What follows belongs to an exercise in optimizing a design on an open flow for small area; a production flow would make more cautious choices. For this run, only the layout was checked, not whether the RTL still works.

<file path="flow/run.sh">
#!/bin/bash
# synth_recipe.tcl (not shown) runs the flow's synth.tcl, then flattens the netlist and writes it again
# the make line also repeats each setting of config.mk as NAME=value (left out here)
make -C /OpenROAD-flow-scripts/flow DESIGN_CONFIG=/design/flow/config.mk WORK_HOME=/design/flow/orfs CLKGATE_MAP_FILE= SYNTH_SCRIPT=/design/flow/synth_recipe.tcl finish
</file>
<file path="flow/config.mk">
export PLATFORM = sky130hd
export DESIGN_NAME = pipeline
export DESIGN_NICKNAME = pipeline
export VERILOG_FILES = /design/flow/design.v
export SDC_FILE = /design/flow/constraint.sdc
export NUM_CORES = 4
export LEC_CHECK = 0
export CAP_MARGIN = 20
export CORE_MARGIN = 2
export CORE_UTILIZATION = 35
export SLEW_MARGIN = 20
</file>
<file path="flow/constraint.sdc">
create_clock -name core_clock -period 12.0 [get_ports {clock}]
set_input_delay 2.4000 -clock core_clock [delete_from_list [all_inputs] [get_ports {clock}]]
set_output_delay 2.4000 -clock core_clock [all_outputs]
set_load 0.01 [all_outputs]
</file>
<file path="flow/design.v">
typedef union packed {
    logic [7:0][7:0] byte_level;
    logic [3:0][15:0] half_level;
    logic [1:0][31:0] word_level;
} EXAMPLE_CACHE_BLOCK;
typedef enum logic [3:0] {
	INST_ADDR_MISALIGN  = 4'h0,
	INST_ACCESS_FAULT   = 4'h1,
	ILLEGAL_INST        = 4'h2,
	BREAKPOINT          = 4'h3,
	LOAD_ADDR_MISALIGN  = 4'h4,
	LOAD_ACCESS_FAULT   = 4'h5,
	STORE_ADDR_MISALIGN = 4'h6,
	STORE_ACCESS_FAULT  = 4'h7,
	ECALL_U_MODE        = 4'h8,
	ECALL_S_MODE        = 4'h9,
	NO_ERROR            = 4'ha,  
	ECALL_M_MODE        = 4'hb,
	INST_PAGE_FAULT     = 4'hc,
	LOAD_PAGE_FAULT     = 4'hd,
	HALTED_ON_WFI       = 4'he,  
	STORE_PAGE_FAULT    = 4'hf
} EXCEPTION_CODE;
typedef enum logic [1:0] {
	OPA_IS_RS1  = 2'h0,
	OPA_IS_NPC  = 2'h1,
	OPA_IS_PC   = 2'h2,
	OPA_IS_ZERO = 2'h3
} ALU_OPA_SELECT;
typedef enum logic [3:0] {
	OPB_IS_RS2    = 4'h0,
	OPB_IS_I_IMM  = 4'h1,
	OPB_IS_S_IMM  = 4'h2,
	OPB_IS_B_IMM  = 4'h3,
	OPB_IS_U_IMM  = 4'h4,
	OPB_IS_J_IMM  = 4'h5
} ALU_OPB_SELECT;
typedef enum logic [1:0] {
	DEST_RD = 2'h0,
	DEST_NONE  = 2'h1
} DEST_REG_SEL;
typedef enum logic [4:0] {
	ALU_ADD     = 5'h00,
	ALU_SUB     = 5'h01,
	ALU_SLT     = 5'h02,
	ALU_SLTU    = 5'h03,
	ALU_AND     = 5'h04,
	ALU_OR      = 5'h05,
	ALU_XOR     = 5'h06,
	ALU_SLL     = 5'h07,
	ALU_SRL     = 5'h08,
	ALU_SRA     = 5'h09,
	ALU_MUL     = 5'h0a,
	ALU_MULH    = 5'h0b,
	ALU_MULHSU  = 5'h0c,
	ALU_MULHU   = 5'h0d,
	ALU_DIV     = 5'h0e,
	ALU_DIVU    = 5'h0f,
	ALU_REM     = 5'h10,
	ALU_REMU    = 5'h11
} ALU_FUNC;
typedef enum logic [1:0] {
	BUS_NONE     = 2'h0,
	BUS_LOAD     = 2'h1,
	BUS_STORE    = 2'h2
} BUS_COMMAND;
typedef enum logic [1:0] {
	BYTE = 2'h0,
	HALF = 2'h1,
	WORD = 2'h2,
	DOUBLE = 2'h3
} MEM_SIZE;
typedef union packed {
	logic [31:0] inst;
	struct packed {
		logic [6:0] funct7;
		logic [4:0] rs2;
		logic [4:0] rs1;
		logic [2:0] funct3;
		logic [4:0] rd;
		logic [6:0] opcode;
	} r;  
	struct packed {
		logic [11:0] imm;
		logic [4:0]  rs1;  
		logic [2:0]  funct3;
		logic [4:0]  rd;   
		logic [6:0]  opcode;
	} i;  
	struct packed {
		logic [6:0] off;  
		logic [4:0] rs2;  
		logic [4:0] rs1;  
		logic [2:0] funct3;
		logic [4:0] set;  
		logic [6:0] opcode;
	} s;  
	struct packed {
		logic       of;  
		logic [5:0] s;    
		logic [4:0] rs2; 
		logic [4:0] rs1; 
		logic [2:0] funct3;
		logic [3:0] et;  
		logic       f;   
		logic [6:0] opcode;
	} b;  
	struct packed {
		logic [19:0] imm;
		logic [4:0]  rd;
		logic [6:0]  opcode;
	} u;  
	struct packed {
		logic       of;  
		logic [9:0] et;  
		logic       s;   
		logic [7:0] f;	 
		logic [4:0] rd;  
		logic [6:0] opcode;
	} j;   
} INST;  
typedef struct packed {
	logic valid;  
    INST  inst;   
	logic [32-1:0] NPC;  
	logic [32-1:0] PC;   
} IF_ID_PACKET;
typedef struct packed {
	logic [32-1:0] NPC;    
	logic [32-1:0] PC;     
	logic [32-1:0] rs1_value;     
	logic [32-1:0] rs2_value;     
	ALU_OPA_SELECT opa_select;  
	ALU_OPB_SELECT opb_select;  
	INST inst;                  
	logic [4:0] dest_reg_idx;   
	ALU_FUNC    alu_func;       
	logic       rd_mem;         
	logic       wr_mem;         
	logic       cond_branch;    
	logic       uncond_branch;  
	logic       halt;           
	logic       illegal;        
	logic       csr_op;         
	logic       valid;          
} ID_EX_PACKET;
typedef struct packed {
	logic [32-1:0] alu_result;  
	logic [32-1:0] NPC;  
	logic             take_branch;  
	logic [32-1:0] rs2_value;
	logic             rd_mem, wr_mem;
	logic [4:0]       dest_reg_idx;
	logic             halt, illegal, csr_op, valid;
	logic [2:0]       mem_size;  
} EX_MEM_PACKET;
localparam RV32_instr_width_gp    = 32;
localparam RV32_reg_data_width_gp = 32;
localparam RV32_reg_addr_width_gp = 5;
localparam RV32_shamt_width_gp    = 5;
localparam RV32_opcode_width_gp   = 7;
localparam RV32_funct3_width_gp   = 3;
localparam RV32_funct7_width_gp   = 7;
localparam RV32_Iimm_width_gp     = 12;
localparam RV32_Simm_width_gp     = 12;
localparam RV32_Bimm_width_gp     = 12;
localparam RV32_Uimm_width_gp     = 20;
localparam RV32_Jimm_width_gp     = 20;
`timescale 1ns/100ps
module if_stage(
	input         clock,                         
	input         reset,                         
	input         ex_mem_take_branch,            
	input  [32-1:0] ex_mem_target_pc,         
	input  [63:0] Imem2proc_data,                
	output logic [32-1:0] proc2Imem_addr,     
	output IF_ID_PACKET if_packet_out            
);
	logic   [32-1:0] PC_reg;                  
	logic   [32-1:0] PC_plus_4;
	logic   [32-1:0] next_PC;
	logic               PC_enable;
	assign proc2Imem_addr = {PC_reg[32-1:3], 3'b0};
	assign if_packet_out.inst = PC_reg[2] ? Imem2proc_data[63:32] : Imem2proc_data[31:0];
	assign PC_plus_4 = PC_reg + 4;
	assign next_PC = ex_mem_take_branch ? ex_mem_target_pc : PC_plus_4;
	assign PC_enable = if_packet_out.valid | ex_mem_take_branch;
	assign if_packet_out.NPC = PC_plus_4;
	assign if_packet_out.PC  = PC_reg;
	always_ff @(posedge clock) begin
		if(reset)
			PC_reg <=  0;        
		else if(PC_enable)
			PC_reg <=  next_PC;  
	end   
	always_ff @(posedge clock) begin
		if (reset)
			if_packet_out.valid <=  1;   
		else
			if_packet_out.valid <=  1;
	end
endmodule   
`timescale 1ns/100ps
typedef enum logic [1:0] {
    R_TYPE = 2'b00,      
    I_TYPE = 2'b01,      
    S_TYPE = 2'b10,      
    U_TYPE = 2'b11       
} Inst_Type;
module decoder(
	input IF_ID_PACKET if_packet,
    output logic [1:0]  in_type,         
	output ALU_OPA_SELECT opa_select,
	output ALU_OPB_SELECT opb_select,
	output DEST_REG_SEL   dest_reg,      
	output ALU_FUNC       alu_func,
	output logic rd_mem, wr_mem, cond_branch, uncond_branch,
	output logic csr_op,     
	output logic halt,       
	output logic illegal,    
	output logic valid_inst  
);
	INST inst;
	logic valid_inst_in;
	assign inst          = if_packet.inst;
	assign valid_inst_in = if_packet.valid;
	assign valid_inst    = valid_inst_in & ~illegal;
	always_comb begin
		opa_select = OPA_IS_RS1;
		opb_select = OPB_IS_RS2;
		alu_func = ALU_ADD;
		dest_reg = DEST_NONE;
		csr_op = 1'h0;
		rd_mem = 1'h0;
		wr_mem = 1'h0;
		cond_branch = 1'h0;
		uncond_branch = 1'h0;
		halt = 1'h0;
		illegal = 1'h0;
        in_type = 2'b00;
		if(valid_inst_in) begin
			casez (inst) 
				{{20{1'b?}},{5{1'b?}},7'b0110111}: begin
					dest_reg   = DEST_RD;
					opa_select = OPA_IS_ZERO;
					opb_select = OPB_IS_U_IMM;
                    in_type    = U_TYPE;
				end
				{{20{1'b?}},{5{1'b?}},7'b0010111}: begin
					dest_reg   = DEST_RD;
					opa_select = OPA_IS_PC;
					opb_select = OPB_IS_U_IMM;
                    in_type    = U_TYPE;
				end
				{{20{1'b?}},{5{1'b?}},7'b1101111}: begin
					dest_reg      = DEST_RD;
					opa_select    = OPA_IS_PC;
					opb_select    = OPB_IS_J_IMM;
					uncond_branch = 1'h1;
                    in_type       = U_TYPE;
				end
				{{12{1'b?}},{5{1'b?}},3'b000,{5{1'b?}},7'b1100111}: begin
					dest_reg      = DEST_RD;
					opa_select    = OPA_IS_RS1;
					opb_select    = OPB_IS_I_IMM;
					uncond_branch = 1'h1;
                    in_type       = I_TYPE;
				end
				{{7{1'b?}},{5{1'b?}},{5{1'b?}},3'b000,{5{1'b?}},7'b1100011}, {{7{1'b?}},{5{1'b?}},{5{1'b?}},3'b001,{5{1'b?}},7'b1100011}, {{7{1'b?}},{5{1'b?}},{5{1'b?}},3'b100,{5{1'b?}},7'b1100011}, {{7{1'b?}},{5{1'b?}},{5{1'b?}},3'b101,{5{1'b?}},7'b1100011},
				{{7{1'b?}},{5{1'b?}},{5{1'b?}},3'b110,{5{1'b?}},7'b1100011}, {{7{1'b?}},{5{1'b?}},{5{1'b?}},3'b111,{5{1'b?}},7'b1100011}: begin
					opa_select  = OPA_IS_PC;
					opb_select  = OPB_IS_B_IMM;
					cond_branch = 1'h1;
                    in_type     = S_TYPE;
				end
				{{12{1'b?}},{5{1'b?}},3'b000,{5{1'b?}},7'b0000011}, {{12{1'b?}},{5{1'b?}},3'b001,{5{1'b?}},7'b0000011}, {{12{1'b?}},{5{1'b?}},3'b010,{5{1'b?}},7'b0000011},
				{{12{1'b?}},{5{1'b?}},3'b100,{5{1'b?}},7'b0000011}, {{12{1'b?}},{5{1'b?}},3'b101,{5{1'b?}},7'b0000011}: begin
					dest_reg   = DEST_RD;
					opb_select = OPB_IS_I_IMM;
					rd_mem     = 1'h1;
                    in_type    = I_TYPE;
				end
				{{7{1'b?}},{5{1'b?}},{5{1'b?}},3'b000,{5{1'b?}},7'b0100011}, {{7{1'b?}},{5{1'b?}},{5{1'b?}},3'b001,{5{1'b?}},7'b0100011}, {{7{1'b?}},{5{1'b?}},{5{1'b?}},3'b010,{5{1'b?}},7'b0100011}: begin
					opb_select = OPB_IS_S_IMM;
					wr_mem     = 1'h1;
                    in_type    = S_TYPE;
				end
				{{12{1'b?}},{5{1'b?}},3'b000,{5{1'b?}},7'b0010011}: begin
					dest_reg   = DEST_RD;
					opb_select = OPB_IS_I_IMM;
                    in_type     = I_TYPE;
				end
				{{12{1'b?}},{5{1'b?}},3'b010,{5{1'b?}},7'b0010011}: begin
					dest_reg   = DEST_RD;
					opb_select = OPB_IS_I_IMM;
					alu_func   = ALU_SLT;
                    in_type    = I_TYPE;
				end
				{{12{1'b?}},{5{1'b?}},3'b011,{5{1'b?}},7'b0010011}: begin
					dest_reg   = DEST_RD;
					opb_select = OPB_IS_I_IMM;
					alu_func   = ALU_SLTU;
                    in_type    = I_TYPE;
				end
				{{12{1'b?}},{5{1'b?}},3'b111,{5{1'b?}},7'b0010011}: begin
					dest_reg   = DEST_RD;
					opb_select = OPB_IS_I_IMM;
					alu_func   = ALU_AND;
                    in_type    = I_TYPE;
				end
				{{12{1'b?}},{5{1'b?}},3'b110,{5{1'b?}},7'b0010011}: begin
					dest_reg   = DEST_RD;
					opb_select = OPB_IS_I_IMM;
					alu_func   = ALU_OR;
                    in_type    = I_TYPE;
				end
				{{12{1'b?}},{5{1'b?}},3'b100,{5{1'b?}},7'b0010011}: begin
					dest_reg   = DEST_RD;
					opb_select = OPB_IS_I_IMM;
					alu_func   = ALU_XOR;
                    in_type    = I_TYPE;
				end
				{7'b0000000, {5{1'b?}},  {5{1'b?}},3'b001, {5{1'b?}},7'b0010011}: begin
					dest_reg   = DEST_RD;
					opb_select = OPB_IS_I_IMM;
					alu_func   = ALU_SLL;
                    in_type    = R_TYPE;
				end
				{7'b0000000, {5{1'b?}},  {5{1'b?}},3'b101, {5{1'b?}},7'b0010011}: begin
					dest_reg   = DEST_RD;
					opb_select = OPB_IS_I_IMM;
					alu_func   = ALU_SRL;
                    in_type    = R_TYPE;
				end
				{7'b0100000, {5{1'b?}},  {5{1'b?}},3'b101, {5{1'b?}},7'b0010011}: begin
					dest_reg   = DEST_RD;
					opb_select = OPB_IS_I_IMM;
					alu_func   = ALU_SRA;
                    in_type    = R_TYPE;
				end
				{7'b0000000, {5{1'b?}},  {5{1'b?}},3'b000, {5{1'b?}},7'b0110011}: begin
					dest_reg   = DEST_RD;
                    in_type    = R_TYPE;
				end
				{7'b0100000, {5{1'b?}},  {5{1'b?}},3'b000, {5{1'b?}},7'b0110011}: begin
					dest_reg   = DEST_RD;
					alu_func   = ALU_SUB;
                    in_type    = R_TYPE;
				end
				{7'b0000000, {5{1'b?}},  {5{1'b?}},3'b010, {5{1'b?}},7'b0110011}: begin
					dest_reg   = DEST_RD;
					alu_func   = ALU_SLT;
                    in_type    = R_TYPE;
				end
				{7'b0000000, {5{1'b?}},  {5{1'b?}},3'b011, {5{1'b?}},7'b0110011}: begin
					dest_reg   = DEST_RD;
					alu_func   = ALU_SLTU;
                    in_type    = R_TYPE;
				end
				{7'b0000000, {5{1'b?}},  {5{1'b?}},3'b111, {5{1'b?}},7'b0110011}: begin
					dest_reg   = DEST_RD;
					alu_func   = ALU_AND;
                    in_type    = R_TYPE;
				end
				{7'b0000000, {5{1'b?}},  {5{1'b?}},3'b110, {5{1'b?}},7'b0110011}: begin
					dest_reg   = DEST_RD;
					alu_func   = ALU_OR;
                    in_type    = R_TYPE;
				end
				{7'b0000000, {5{1'b?}},  {5{1'b?}},3'b100, {5{1'b?}},7'b0110011}: begin
					dest_reg   = DEST_RD;
					alu_func   = ALU_XOR;
                    in_type    = R_TYPE;
				end
				{7'b0000000, {5{1'b?}},  {5{1'b?}},3'b001, {5{1'b?}},7'b0110011}: begin
					dest_reg   = DEST_RD;
					alu_func   = ALU_SLL;
                    in_type    = R_TYPE;
				end
				{7'b0000000, {5{1'b?}},  {5{1'b?}},3'b101, {5{1'b?}},7'b0110011}: begin
					dest_reg   = DEST_RD;
					alu_func   = ALU_SRL;
                    in_type    = R_TYPE;
				end
				{7'b0100000, {5{1'b?}},  {5{1'b?}},3'b101, {5{1'b?}},7'b0110011}: begin
					dest_reg   = DEST_RD;
					alu_func   = ALU_SRA;
                    in_type    = R_TYPE;
				end
				{7'b0000001, {5{1'b?}},  {5{1'b?}},3'b000, {5{1'b?}},7'b0110011}: begin
					dest_reg   = DEST_RD;
					alu_func   = ALU_MUL;
                    in_type    = R_TYPE;
				end
				{7'b0000001, {5{1'b?}},  {5{1'b?}},3'b001, {5{1'b?}},7'b0110011}: begin
					dest_reg   = DEST_RD;
					alu_func   = ALU_MULH;
                    in_type    = R_TYPE;
				end
				{7'b0000001, {5{1'b?}},  {5{1'b?}},3'b010, {5{1'b?}},7'b0110011}: begin
					dest_reg   = DEST_RD;
					alu_func   = ALU_MULHSU;
                    in_type    = R_TYPE;
				end
				{7'b0000001, {5{1'b?}},  {5{1'b?}},3'b011, {5{1'b?}},7'b0110011}: begin
					dest_reg   = DEST_RD;
					alu_func   = ALU_MULHU;
                    in_type    = R_TYPE;
				end
				{{12{1'b?}},{5{1'b?}},3'b001,{5{1'b?}},7'b1110011}, {{12{1'b?}},{5{1'b?}},3'b010,{5{1'b?}},7'b1110011}, {{12{1'b?}},{5{1'b?}},3'b011,{5{1'b?}},7'b1110011}: begin
					csr_op = 1'h1;
                    in_type    = I_TYPE;
				end
				{12'b000100000101, 13'b0, 7'b1110011}: begin
					halt = 1'h1;
				end
				default: illegal = 1'h1;
		endcase 
		end
	end 
endmodule  
module id_stage(         
	input         clock,                     
	input         reset,                     
	input         wb_reg_wr_en_out,          
	input  [4:0] wb_reg_wr_idx_out,          
	input  [32-1:0] wb_reg_wr_data_out,   
	input  IF_ID_PACKET if_id_packet_in,
	output ID_EX_PACKET id_packet_out
);
    assign id_packet_out.inst = if_id_packet_in.inst;
    assign id_packet_out.NPC  = if_id_packet_in.NPC;
    assign id_packet_out.PC   = if_id_packet_in.PC;
	DEST_REG_SEL dest_reg_select; 
	regfile regf_0 (
		.rda_idx(if_id_packet_in.inst.r.rs1),
		.rda_out(id_packet_out.rs1_value), 
		.rdb_idx(if_id_packet_in.inst.r.rs2),
		.rdb_out(id_packet_out.rs2_value),
		.wr_clk(clock),
		.wr_en(wb_reg_wr_en_out),
		.wr_idx(wb_reg_wr_idx_out),
		.wr_data(wb_reg_wr_data_out)
	);
	decoder decoder_0 (
		.if_packet(if_id_packet_in),	 
		.opa_select(id_packet_out.opa_select),
		.opb_select(id_packet_out.opb_select),
		.alu_func(id_packet_out.alu_func),
		.dest_reg(dest_reg_select),
		.rd_mem(id_packet_out.rd_mem),
		.wr_mem(id_packet_out.wr_mem),
		.cond_branch(id_packet_out.cond_branch),
		.uncond_branch(id_packet_out.uncond_branch),
		.csr_op(id_packet_out.csr_op),
		.halt(id_packet_out.halt),
		.illegal(id_packet_out.illegal),
		.valid_inst(id_packet_out.valid)
	);
	always_comb begin
		case (dest_reg_select)
			DEST_RD:    id_packet_out.dest_reg_idx = if_id_packet_in.inst.r.rd;
			DEST_NONE:  id_packet_out.dest_reg_idx = 5'd0;
			default:    id_packet_out.dest_reg_idx = 5'd0; 
		endcase
	end
endmodule  
`timescale 1ns/100ps
module alu(
	input [32-1:0] opa,
	input [32-1:0] opb,
	input ALU_FUNC func,
	output logic [32-1:0] result
);
	wire signed [32-1:0] signed_opa, signed_opb;
	wire signed [2*32-1:0] signed_mul, mixed_mul;
	wire        [2*32-1:0] unsigned_mul;
	assign signed_opa = opa;
	assign signed_opb = opb;
	assign signed_mul = signed_opa * signed_opb;
	assign unsigned_mul = opa * opb;
	assign mixed_mul = signed_opa * opb;
	always_comb begin
		case (func)
			ALU_ADD:      result = opa + opb;
			ALU_SUB:      result = opa - opb;
			ALU_AND:      result = opa & opb;
			ALU_SLT:      result = signed_opa < signed_opb;
			ALU_SLTU:     result = opa < opb;
			ALU_OR:       result = opa | opb;
			ALU_XOR:      result = opa ^ opb;
			ALU_SRL:      result = opa >> opb[4:0];
			ALU_SLL:      result = opa << opb[4:0];
			ALU_SRA:      result = signed_opa >>> opb[4:0];  
			ALU_MUL:      result = signed_mul[32-1:0];
			ALU_MULH:     result = signed_mul[2*32-1:32];
			ALU_MULHSU:   result = mixed_mul[2*32-1:32];
			ALU_MULHU:    result = unsigned_mul[2*32-1:32];
			default:      result = 32'hfacebeec;   
		endcase
	end
endmodule  
module brcond( 
	input [32-1:0] rs1,     
	input [32-1:0] rs2,
	input  [2:0] func,   
	output logic cond     
);
	logic signed [32-1:0] signed_rs1, signed_rs2;
	assign signed_rs1 = rs1;
	assign signed_rs2 = rs2;
	always_comb begin
		cond = 0;
		case (func)
			3'b000: cond = signed_rs1 == signed_rs2;   
			3'b001: cond = signed_rs1 != signed_rs2;   
			3'b100: cond = signed_rs1 < signed_rs2;    
			3'b101: cond = signed_rs1 >= signed_rs2;   
			3'b110: cond = rs1 < rs2;                  
			3'b111: cond = rs1 >= rs2;                 
		endcase
	end
endmodule  
module ex_stage(
	input clock,                
	input reset,                
	input ID_EX_PACKET   id_ex_packet_in,
	output EX_MEM_PACKET ex_packet_out
);
	assign ex_packet_out.NPC = id_ex_packet_in.NPC;
	assign ex_packet_out.rs2_value = id_ex_packet_in.rs2_value;
	assign ex_packet_out.rd_mem = id_ex_packet_in.rd_mem;
	assign ex_packet_out.wr_mem = id_ex_packet_in.wr_mem;
	assign ex_packet_out.dest_reg_idx = id_ex_packet_in.dest_reg_idx;
	assign ex_packet_out.halt = id_ex_packet_in.halt;
	assign ex_packet_out.illegal = id_ex_packet_in.illegal;
	assign ex_packet_out.csr_op = id_ex_packet_in.csr_op;
	assign ex_packet_out.valid = id_ex_packet_in.valid;
	assign ex_packet_out.mem_size = id_ex_packet_in.inst.r.funct3;
	logic [32-1:0] opa_mux_out, opb_mux_out;
	logic brcond_result;
	always_comb begin
		opa_mux_out = 32'hdeadfbac;
		case (id_ex_packet_in.opa_select)
			OPA_IS_RS1:  opa_mux_out = id_ex_packet_in.rs1_value;
			OPA_IS_NPC:  opa_mux_out = id_ex_packet_in.NPC;
			OPA_IS_PC:   opa_mux_out = id_ex_packet_in.PC;
			OPA_IS_ZERO: opa_mux_out = 0;
		endcase
	end
	always_comb begin
		opb_mux_out = 32'hfacefeed;
		case (id_ex_packet_in.opb_select)
			OPB_IS_RS2:   opb_mux_out = id_ex_packet_in.rs2_value;
			OPB_IS_I_IMM: opb_mux_out = {{21{id_ex_packet_in.inst[31]}},id_ex_packet_in.inst[30:20]};
			OPB_IS_S_IMM: opb_mux_out = {{21{id_ex_packet_in.inst[31]}},id_ex_packet_in.inst[30:25],id_ex_packet_in.inst[11:7]};
			OPB_IS_B_IMM: opb_mux_out = {{20{id_ex_packet_in.inst[31]}},id_ex_packet_in.inst[7],id_ex_packet_in.inst[30:25],id_ex_packet_in.inst[11:8], {1'b0}};
			OPB_IS_U_IMM: opb_mux_out = {id_ex_packet_in.inst[31:12], {12{1'b0}}};
			OPB_IS_J_IMM: opb_mux_out = {{12{id_ex_packet_in.inst[31]}},id_ex_packet_in.inst[19:12],id_ex_packet_in.inst[20],id_ex_packet_in.inst[30:21], {1'b0}};
		endcase 
	end
	alu alu_0 ( 
		.opa(opa_mux_out),
		.opb(opb_mux_out),
		.func(id_ex_packet_in.alu_func),
		.result(ex_packet_out.alu_result)
	);
	brcond brcond ( 
		.rs1(id_ex_packet_in.rs1_value), 
		.rs2(id_ex_packet_in.rs2_value),
		.func(id_ex_packet_in.inst.b.funct3),  
		.cond(brcond_result)
	);
	assign ex_packet_out.take_branch = id_ex_packet_in.uncond_branch
		                          | (id_ex_packet_in.cond_branch & brcond_result);
endmodule  
`timescale 1ns/100ps
module mem_stage(
	input         clock,               
	input         reset,               
	input  EX_MEM_PACKET ex_mem_packet_in,       
	input  [32-1:0] Dmem2proc_data,
	output logic [32-1:0] mem_result_out,       
	output logic [1:0] proc2Dmem_command,
	output logic [1:0] proc2Dmem_size,
	output logic [32-1:0] proc2Dmem_addr,       
	output logic [32-1:0] proc2Dmem_data       
);
	assign proc2Dmem_command =
	                        (ex_mem_packet_in.wr_mem & ex_mem_packet_in.valid) ? BUS_STORE :
							(ex_mem_packet_in.rd_mem & ex_mem_packet_in.valid) ? BUS_LOAD :
	                        BUS_NONE;
	assign proc2Dmem_size = ex_mem_packet_in.mem_size[1:0];	 
	assign proc2Dmem_data = ex_mem_packet_in.rs2_value;
	assign proc2Dmem_addr = ex_mem_packet_in.alu_result;	
	always_comb begin
		mem_result_out = ex_mem_packet_in.alu_result;
		if (ex_mem_packet_in.rd_mem) begin
			if (~ex_mem_packet_in.mem_size[2]) begin  
				if (ex_mem_packet_in.mem_size[1:0] == 2'b0)
					mem_result_out = {{(32-8){Dmem2proc_data[7]}}, Dmem2proc_data[7:0]};
				else if  (ex_mem_packet_in.mem_size[1:0] == 2'b01) 
					mem_result_out = {{(32-16){Dmem2proc_data[15]}}, Dmem2proc_data[15:0]};
				else mem_result_out = Dmem2proc_data;
			end else begin
				if (ex_mem_packet_in.mem_size[1:0] == 2'b0)
					mem_result_out = {{(32-8){1'b0}}, Dmem2proc_data[7:0]};
				else if  (ex_mem_packet_in.mem_size[1:0] == 2'b01)
					mem_result_out = {{(32-16){1'b0}}, Dmem2proc_data[15:0]};
				else mem_result_out = Dmem2proc_data;
			end
		end
	end
endmodule  
`timescale 1ns/100ps
module wb_stage(
    input         clock,                 
    input         reset,                 
    input  [32-1:0] mem_wb_NPC,             
    input  [32-1:0] mem_wb_result,         
    input         mem_wb_take_branch, 
    input   [4:0] mem_wb_dest_reg_idx,   
    input         mem_wb_valid_inst,
    output logic [32-1:0] reg_wr_data_out,       
    output logic [4:0] reg_wr_idx_out,         
    output logic       reg_wr_en_out           
  );
  wire   [32-1:0] result_mux;
  assign result_mux = (mem_wb_take_branch) ? mem_wb_NPC : mem_wb_result;
  assign reg_wr_en_out  = mem_wb_dest_reg_idx != 5'd0;
  assign reg_wr_idx_out = mem_wb_dest_reg_idx;
  assign reg_wr_data_out = result_mux;
endmodule  
`timescale 1ns/100ps
module regfile(
        input   [4:0] rda_idx, rdb_idx, wr_idx,      
        input  [32-1:0] wr_data,                  
        input         wr_en, wr_clk,
        output logic [32-1:0] rda_out, rdb_out    
      );
  logic    [31:0] [32-1:0] registers;             
  wire   [32-1:0] rda_reg = registers[rda_idx];
  wire   [32-1:0] rdb_reg = registers[rdb_idx];
  always_comb
    if (rda_idx == 5'd0)
      rda_out = 0;
    else if (wr_en && (wr_idx == rda_idx))
      rda_out = wr_data;   
    else
      rda_out = rda_reg;
  always_comb
    if (rdb_idx == 5'd0)
      rdb_out = 0;
    else if (wr_en && (wr_idx == rdb_idx))
      rdb_out = wr_data;   
    else
      rdb_out = rdb_reg;
  always_ff @(posedge wr_clk)
    if (wr_en) begin
      registers[wr_idx] <=  wr_data;
    end
endmodule  
`timescale 1ns/100ps
module pipeline (
	input         clock,                         
	input         reset,                         
	input [3:0]   mem2proc_response,             
	input [63:0]  mem2proc_data,                 
	input [3:0]   mem2proc_tag,                  
	output logic [1:0]  proc2mem_command,        
	output logic [32-1:0] proc2mem_addr,      
	output logic [63:0] proc2mem_data,           
	output logic [1:0] proc2mem_size,             
	output logic [3:0]  pipeline_completed_insts,
	output EXCEPTION_CODE   pipeline_error_status,
	output logic [4:0]  pipeline_commit_wr_idx,
	output logic [32-1:0] pipeline_commit_wr_data,
	output logic        pipeline_commit_wr_en,
	output logic [32-1:0] pipeline_commit_NPC,
	output logic [32-1:0] if_NPC_out,
	output logic [31:0]      if_IR_out,
	output logic             if_valid_inst_out,
	output logic [32-1:0] if_id_NPC,
	output logic [31:0]      if_id_IR,
	output logic             if_id_valid_inst,
	output logic [32-1:0] id_ex_NPC,
	output logic [31:0]      id_ex_IR,
	output logic             id_ex_valid_inst,
	output logic [32-1:0] ex_mem_NPC,
	output logic [31:0]      ex_mem_IR,
	output logic             ex_mem_valid_inst,
	output logic [32-1:0] mem_wb_NPC,
	output logic [31:0]      mem_wb_IR,
	output logic             mem_wb_valid_inst
);
	logic   if_id_enable, id_ex_enable, ex_mem_enable, mem_wb_enable;
	logic [32-1:0] proc2Imem_addr;
	IF_ID_PACKET if_packet;
	IF_ID_PACKET if_id_packet;
	ID_EX_PACKET id_packet;
	ID_EX_PACKET id_ex_packet;
	EX_MEM_PACKET ex_packet;
	EX_MEM_PACKET ex_mem_packet;
	logic [32-1:0] mem_result_out;
	logic [32-1:0] proc2Dmem_addr;
	logic [32-1:0] proc2Dmem_data;
	logic [1:0]  proc2Dmem_command;
	logic [1:0] proc2Dmem_size;
	logic        mem_wb_halt;
	logic        mem_wb_illegal;
	logic  [4:0] mem_wb_dest_reg_idx;
	logic [32-1:0] mem_wb_result;
	logic        mem_wb_take_branch;
	logic [32-1:0] wb_reg_wr_data_out;
	logic  [4:0] wb_reg_wr_idx_out;
	logic        wb_reg_wr_en_out;
	assign pipeline_completed_insts = {3'b0, mem_wb_valid_inst};
	assign pipeline_error_status =  mem_wb_illegal             ? ILLEGAL_INST :
	                                mem_wb_halt                ? HALTED_ON_WFI :
	                                (mem2proc_response==4'h0)  ? LOAD_ACCESS_FAULT :
	                                NO_ERROR;
	assign pipeline_commit_wr_idx = wb_reg_wr_idx_out;
	assign pipeline_commit_wr_data = wb_reg_wr_data_out;
	assign pipeline_commit_wr_en = wb_reg_wr_en_out;
	assign pipeline_commit_NPC = mem_wb_NPC;
	assign proc2mem_command =
	     (proc2Dmem_command == BUS_NONE) ? BUS_LOAD : proc2Dmem_command;
	assign proc2mem_addr =
	     (proc2Dmem_command == BUS_NONE) ? proc2Imem_addr : proc2Dmem_addr;
	assign proc2mem_size =
	     (proc2Dmem_command == BUS_NONE) ? DOUBLE : proc2Dmem_size;
	assign proc2mem_data = {32'b0, proc2Dmem_data};
	assign if_NPC_out        = if_packet.NPC;
	assign if_IR_out         = if_packet.inst;
	assign if_valid_inst_out = if_packet.valid;
	if_stage if_stage_0 (
		.clock (clock),
		.reset (reset),
		.ex_mem_take_branch(ex_mem_packet.take_branch),
		.ex_mem_target_pc(ex_mem_packet.alu_result),
		.Imem2proc_data(mem2proc_data),
		.proc2Imem_addr(proc2Imem_addr),
		.if_packet_out(if_packet)
	);
	assign if_id_NPC        = if_id_packet.NPC;
	assign if_id_IR         = if_id_packet.inst;
	assign if_id_valid_inst = if_id_packet.valid;
	assign if_id_enable 	= 1'b1;  
	always_ff @(posedge clock) begin
		if (reset) begin 
			if_id_packet.inst  <=  32'h00000013;
			if_id_packet.valid <=  1'h0;
            if_id_packet.NPC   <=  0;
            if_id_packet.PC    <=  0;
		end else begin 
			if (if_id_enable) begin
				if_id_packet <=  if_packet; 
			end  
		end
	end  
	id_stage id_stage_0 ( 
		.clock(clock),
		.reset(reset),
		.if_id_packet_in(if_id_packet),
		.wb_reg_wr_en_out   (wb_reg_wr_en_out),
		.wb_reg_wr_idx_out  (wb_reg_wr_idx_out),
		.wb_reg_wr_data_out (wb_reg_wr_data_out),
		.id_packet_out(id_packet)
	);
	assign id_ex_NPC        = id_ex_packet.NPC;
	assign id_ex_IR         = id_ex_packet.inst;
	assign id_ex_valid_inst = id_ex_packet.valid;
	assign id_ex_enable = 1'b1;  
	always_ff @(posedge clock) begin
		if (reset) begin
			id_ex_packet <=  {{32{1'b0}},
				{32{1'b0}}, 
				{32{1'b0}}, 
				{32{1'b0}}, 
				OPA_IS_RS1, 
				OPB_IS_RS2, 
				32'h00000013,
				5'd0,
				ALU_ADD, 
				1'b0,  
				1'b0,  
				1'b0,  
				1'b0,  
				1'b0,  
				1'b0,  
				1'b0,  
				1'b0  
			}; 
		end else begin 
			if (id_ex_enable) begin
				id_ex_packet <=  id_packet;
			end 
		end 
	end
	ex_stage ex_stage_0 (
		.clock(clock),
		.reset(reset),
		.id_ex_packet_in(id_ex_packet),
		.ex_packet_out(ex_packet)
	);
	assign ex_mem_NPC        = ex_mem_packet.NPC;
	assign ex_mem_valid_inst = ex_mem_packet.valid;
	assign ex_mem_enable = 1'b1;  
	always_ff @(posedge clock) begin
		if (reset) begin
			ex_mem_IR     <=  32'h00000013;
			ex_mem_packet <=  0;
		end else begin
			if (ex_mem_enable)   begin
				ex_mem_IR     <=  id_ex_IR;
				ex_mem_packet <=  ex_packet;
			end  
		end  
	end  
	mem_stage mem_stage_0 ( 
		.clock(clock),
		.reset(reset),
		.ex_mem_packet_in(ex_mem_packet),
		.Dmem2proc_data(mem2proc_data[32-1:0]),
		.mem_result_out(mem_result_out),
		.proc2Dmem_command(proc2Dmem_command),
		.proc2Dmem_size(proc2Dmem_size),
		.proc2Dmem_addr(proc2Dmem_addr),
		.proc2Dmem_data(proc2Dmem_data)
	);
	assign mem_wb_enable = 1'b1;  
	always_ff @(posedge clock) begin
		if (reset) begin
			mem_wb_NPC          <=  0;
			mem_wb_IR           <=  32'h00000013;
			mem_wb_halt         <=  0;
			mem_wb_illegal      <=  0;
			mem_wb_valid_inst   <=  0;
			mem_wb_dest_reg_idx <=  5'd0;
			mem_wb_take_branch  <=  0;
			mem_wb_result       <=  0;
		end else begin
			if (mem_wb_enable) begin
				mem_wb_NPC          <=  ex_mem_packet.NPC;
				mem_wb_IR           <=  ex_mem_IR;
				mem_wb_halt         <=  ex_mem_packet.halt;
				mem_wb_illegal      <=  ex_mem_packet.illegal;
				mem_wb_valid_inst   <=  ex_mem_packet.valid;
				mem_wb_dest_reg_idx <=  ex_mem_packet.dest_reg_idx;
				mem_wb_take_branch  <=  ex_mem_packet.take_branch;
				mem_wb_result       <=  mem_result_out;
			end  
		end  
	end  
	wb_stage wb_stage_0 (
		.clock(clock),
		.reset(reset),
		.mem_wb_NPC(mem_wb_NPC),
		.mem_wb_result(mem_wb_result),
		.mem_wb_dest_reg_idx(mem_wb_dest_reg_idx),
		.mem_wb_take_branch(mem_wb_take_branch),
		.mem_wb_valid_inst(mem_wb_valid_inst),
		.reg_wr_data_out(wb_reg_wr_data_out),
		.reg_wr_idx_out(wb_reg_wr_idx_out),
		.reg_wr_en_out(wb_reg_wr_en_out)
	);
endmodule   
</file>
by_instance.png
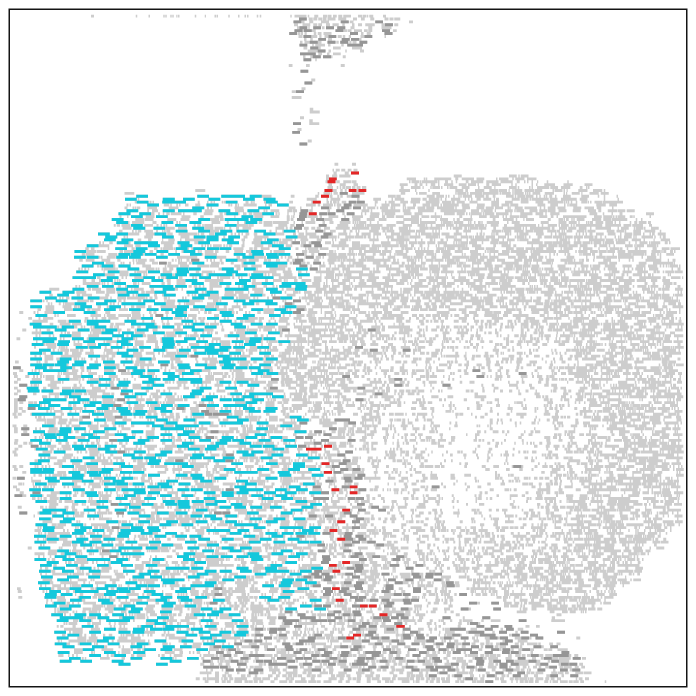
Key: red = if_stage_0 [placed flops 32, where a column down the middle]; cyan = id_stage_0 [placed flops 1,024]
Another 518 sequential cells are not coloured.
fin util: 39.3%
total die area: 400,000 um2
Non-Filler Instances: 19,063

io_placement.png
Scale bar: 200 um. Pins as bars across the die edge, other pins in grey.
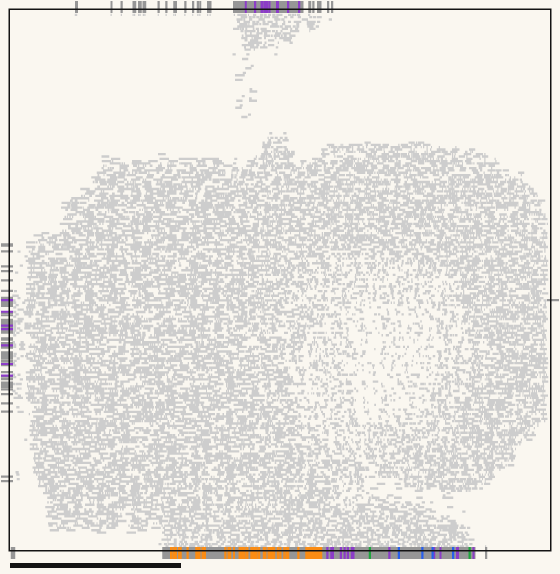
Key: blue = mem2proc_response [pins 4, direction input, edge south]; green = proc2mem_command [pins 2, direction output, edge south]; orange = mem2proc_data [pins 64, direction input, edge south]; purple = mem_wb_NPC [pins 32, direction output, edge 14 south, 11 north, 7 west]
All pins by edge: 402 south, 116 north, 58 west, 1 east.
IO Port Bufs: 536
die extent in x: 633 um

clk_routes.png
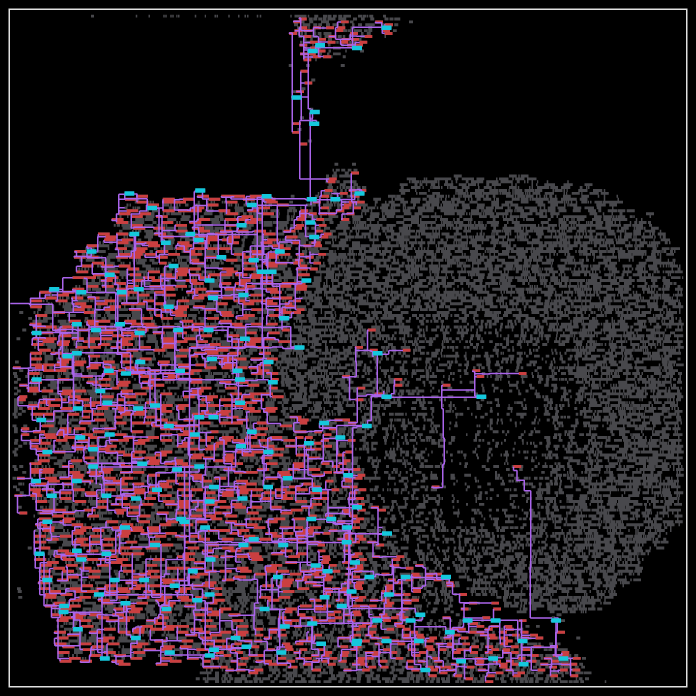
Key: red = flip-flops [count 1,574]; purple = clock wires [length 22.6 mm]; cyan = clock drivers [count 176]
There are 177 routed clock nets.

==> key figures <==
Worst setup path
  – Critical R2R Capture: ex_mem_packet[96]
  – Most common cell on crit path: fa_1
  – Endpoint class of the critical path: flip-flop
  – CP Max Fanout: 18
  – R2R cell count: 32
  – CP max stage cell: clkinv_1
  – Crit. path cell count: 32
  – CP peak stage delay: around 750 ps

Finish
  – Area Overhead vs Synth: 11.6%
  – Largest regs: id_stage_0.regf_0.registers (1024), id_ex_packet (179), ex_mem_packet (110)

Synth
  – Main combinational cell family by area after synthesis: adder cells
  – Yosys warning count: 9
  – Top post-synthesis cells by area: edfxtp_1 22%, fa_1 21%, mux4_2 9.2%
  – Yosys top cell area share: between 20 and 25%
  – EDFF count, synth: 1,024
  – Synth Register Bits: 1,574
  – Mapped Cells: ~14,000
  – Post-Synth Adder-Cell Area: 26.0%

Timing
  – Min Hold Slack: 432 ps
  – RSZ-0062 raised after global routing: no
  – Setup violators final: 0
  – Worst Tran Pin Value: roughly 1200 ps
  – Final Hold Vio Count: 0
  – Max-slew violation count: 0
  – Fin crit share: 95.5%

Global route
  – Vias in the first global route: 105,672
  – Gr usage total: 28.2%
  – First-pass GRT wire length: between 800,000 and 900,000 um

Run
  – Max_cap viols: 0

Placement
  – Final RePlAce weighted congestion: slightly above 1

Clock tree
  – CTS clk-pin slew, worst paths: around 80 ps
  – Worst-Skew Late Latency: approximately 940 ps
  – Clock Tree Root: clkbuf_16

Route
  – First DRT Iteration DRCs: around 12,000
  – DRC violations left: 0
  – Avg WL per Cell: roughly 30 um

Status
  – Status: complete, no violations
per-stage QoR:
step	util, %	worst slack, ps	cell area [um2]	instances
finish	39.3	538	154000	19063
global route	39.3	191	154000	19046
CTS	39.2	824	154000	19023
detailed placement	37.7	820	148000	18699
global placement	37.7	819	148000	18695
floorplan	-	-6010	139000	13841
area by class of cell:
class	count	area, um2
Fill cell	38875	239000
Multi-Input combinational cell	9173	84700
Sequential cell	1574	41800
Timing Repair Buffer	895	8350
Inverter	1840	6920
Tap cell	5220	6530
Clock buffer	234	4960
Clock inverter	90	997
Antenna cell	37	92.6
metal layers:
metal  global-route usage, %  wire length [um]
met1                    35.7            218000
met2                    43.8            257000
met3                    5.34             51000
met4                    19.0             46600
met5                       0                90

[afterwards: timing with drivers on the ports]
In the flow no input, the clock included, has a driving cell. The finished layout below was timed again as built, in two steps. Step 1: set_driving_cell puts a clkbuf_16 on clock and a buf_2 on each other input, an assumption about the parent block. Step 2 also shifts input and output timing later by t, the mid clock arrival at the registers, as if the neighbouring blocks saw the same clock. Three values: ideal, step 1, step 2; two values: the first two.
t (ns): 0.935
setup slack, ns: 0.538 / 0.538 / 0.538
hold WS [ns]: 0.432 / 0.432 / 0.432
cell pins on the clock port's net: 1
After both steps setup and hold are still met in this run. For this run, drivers alone change the setup slack by 0.000 ns; drivers and shift together by 0.000 ns.
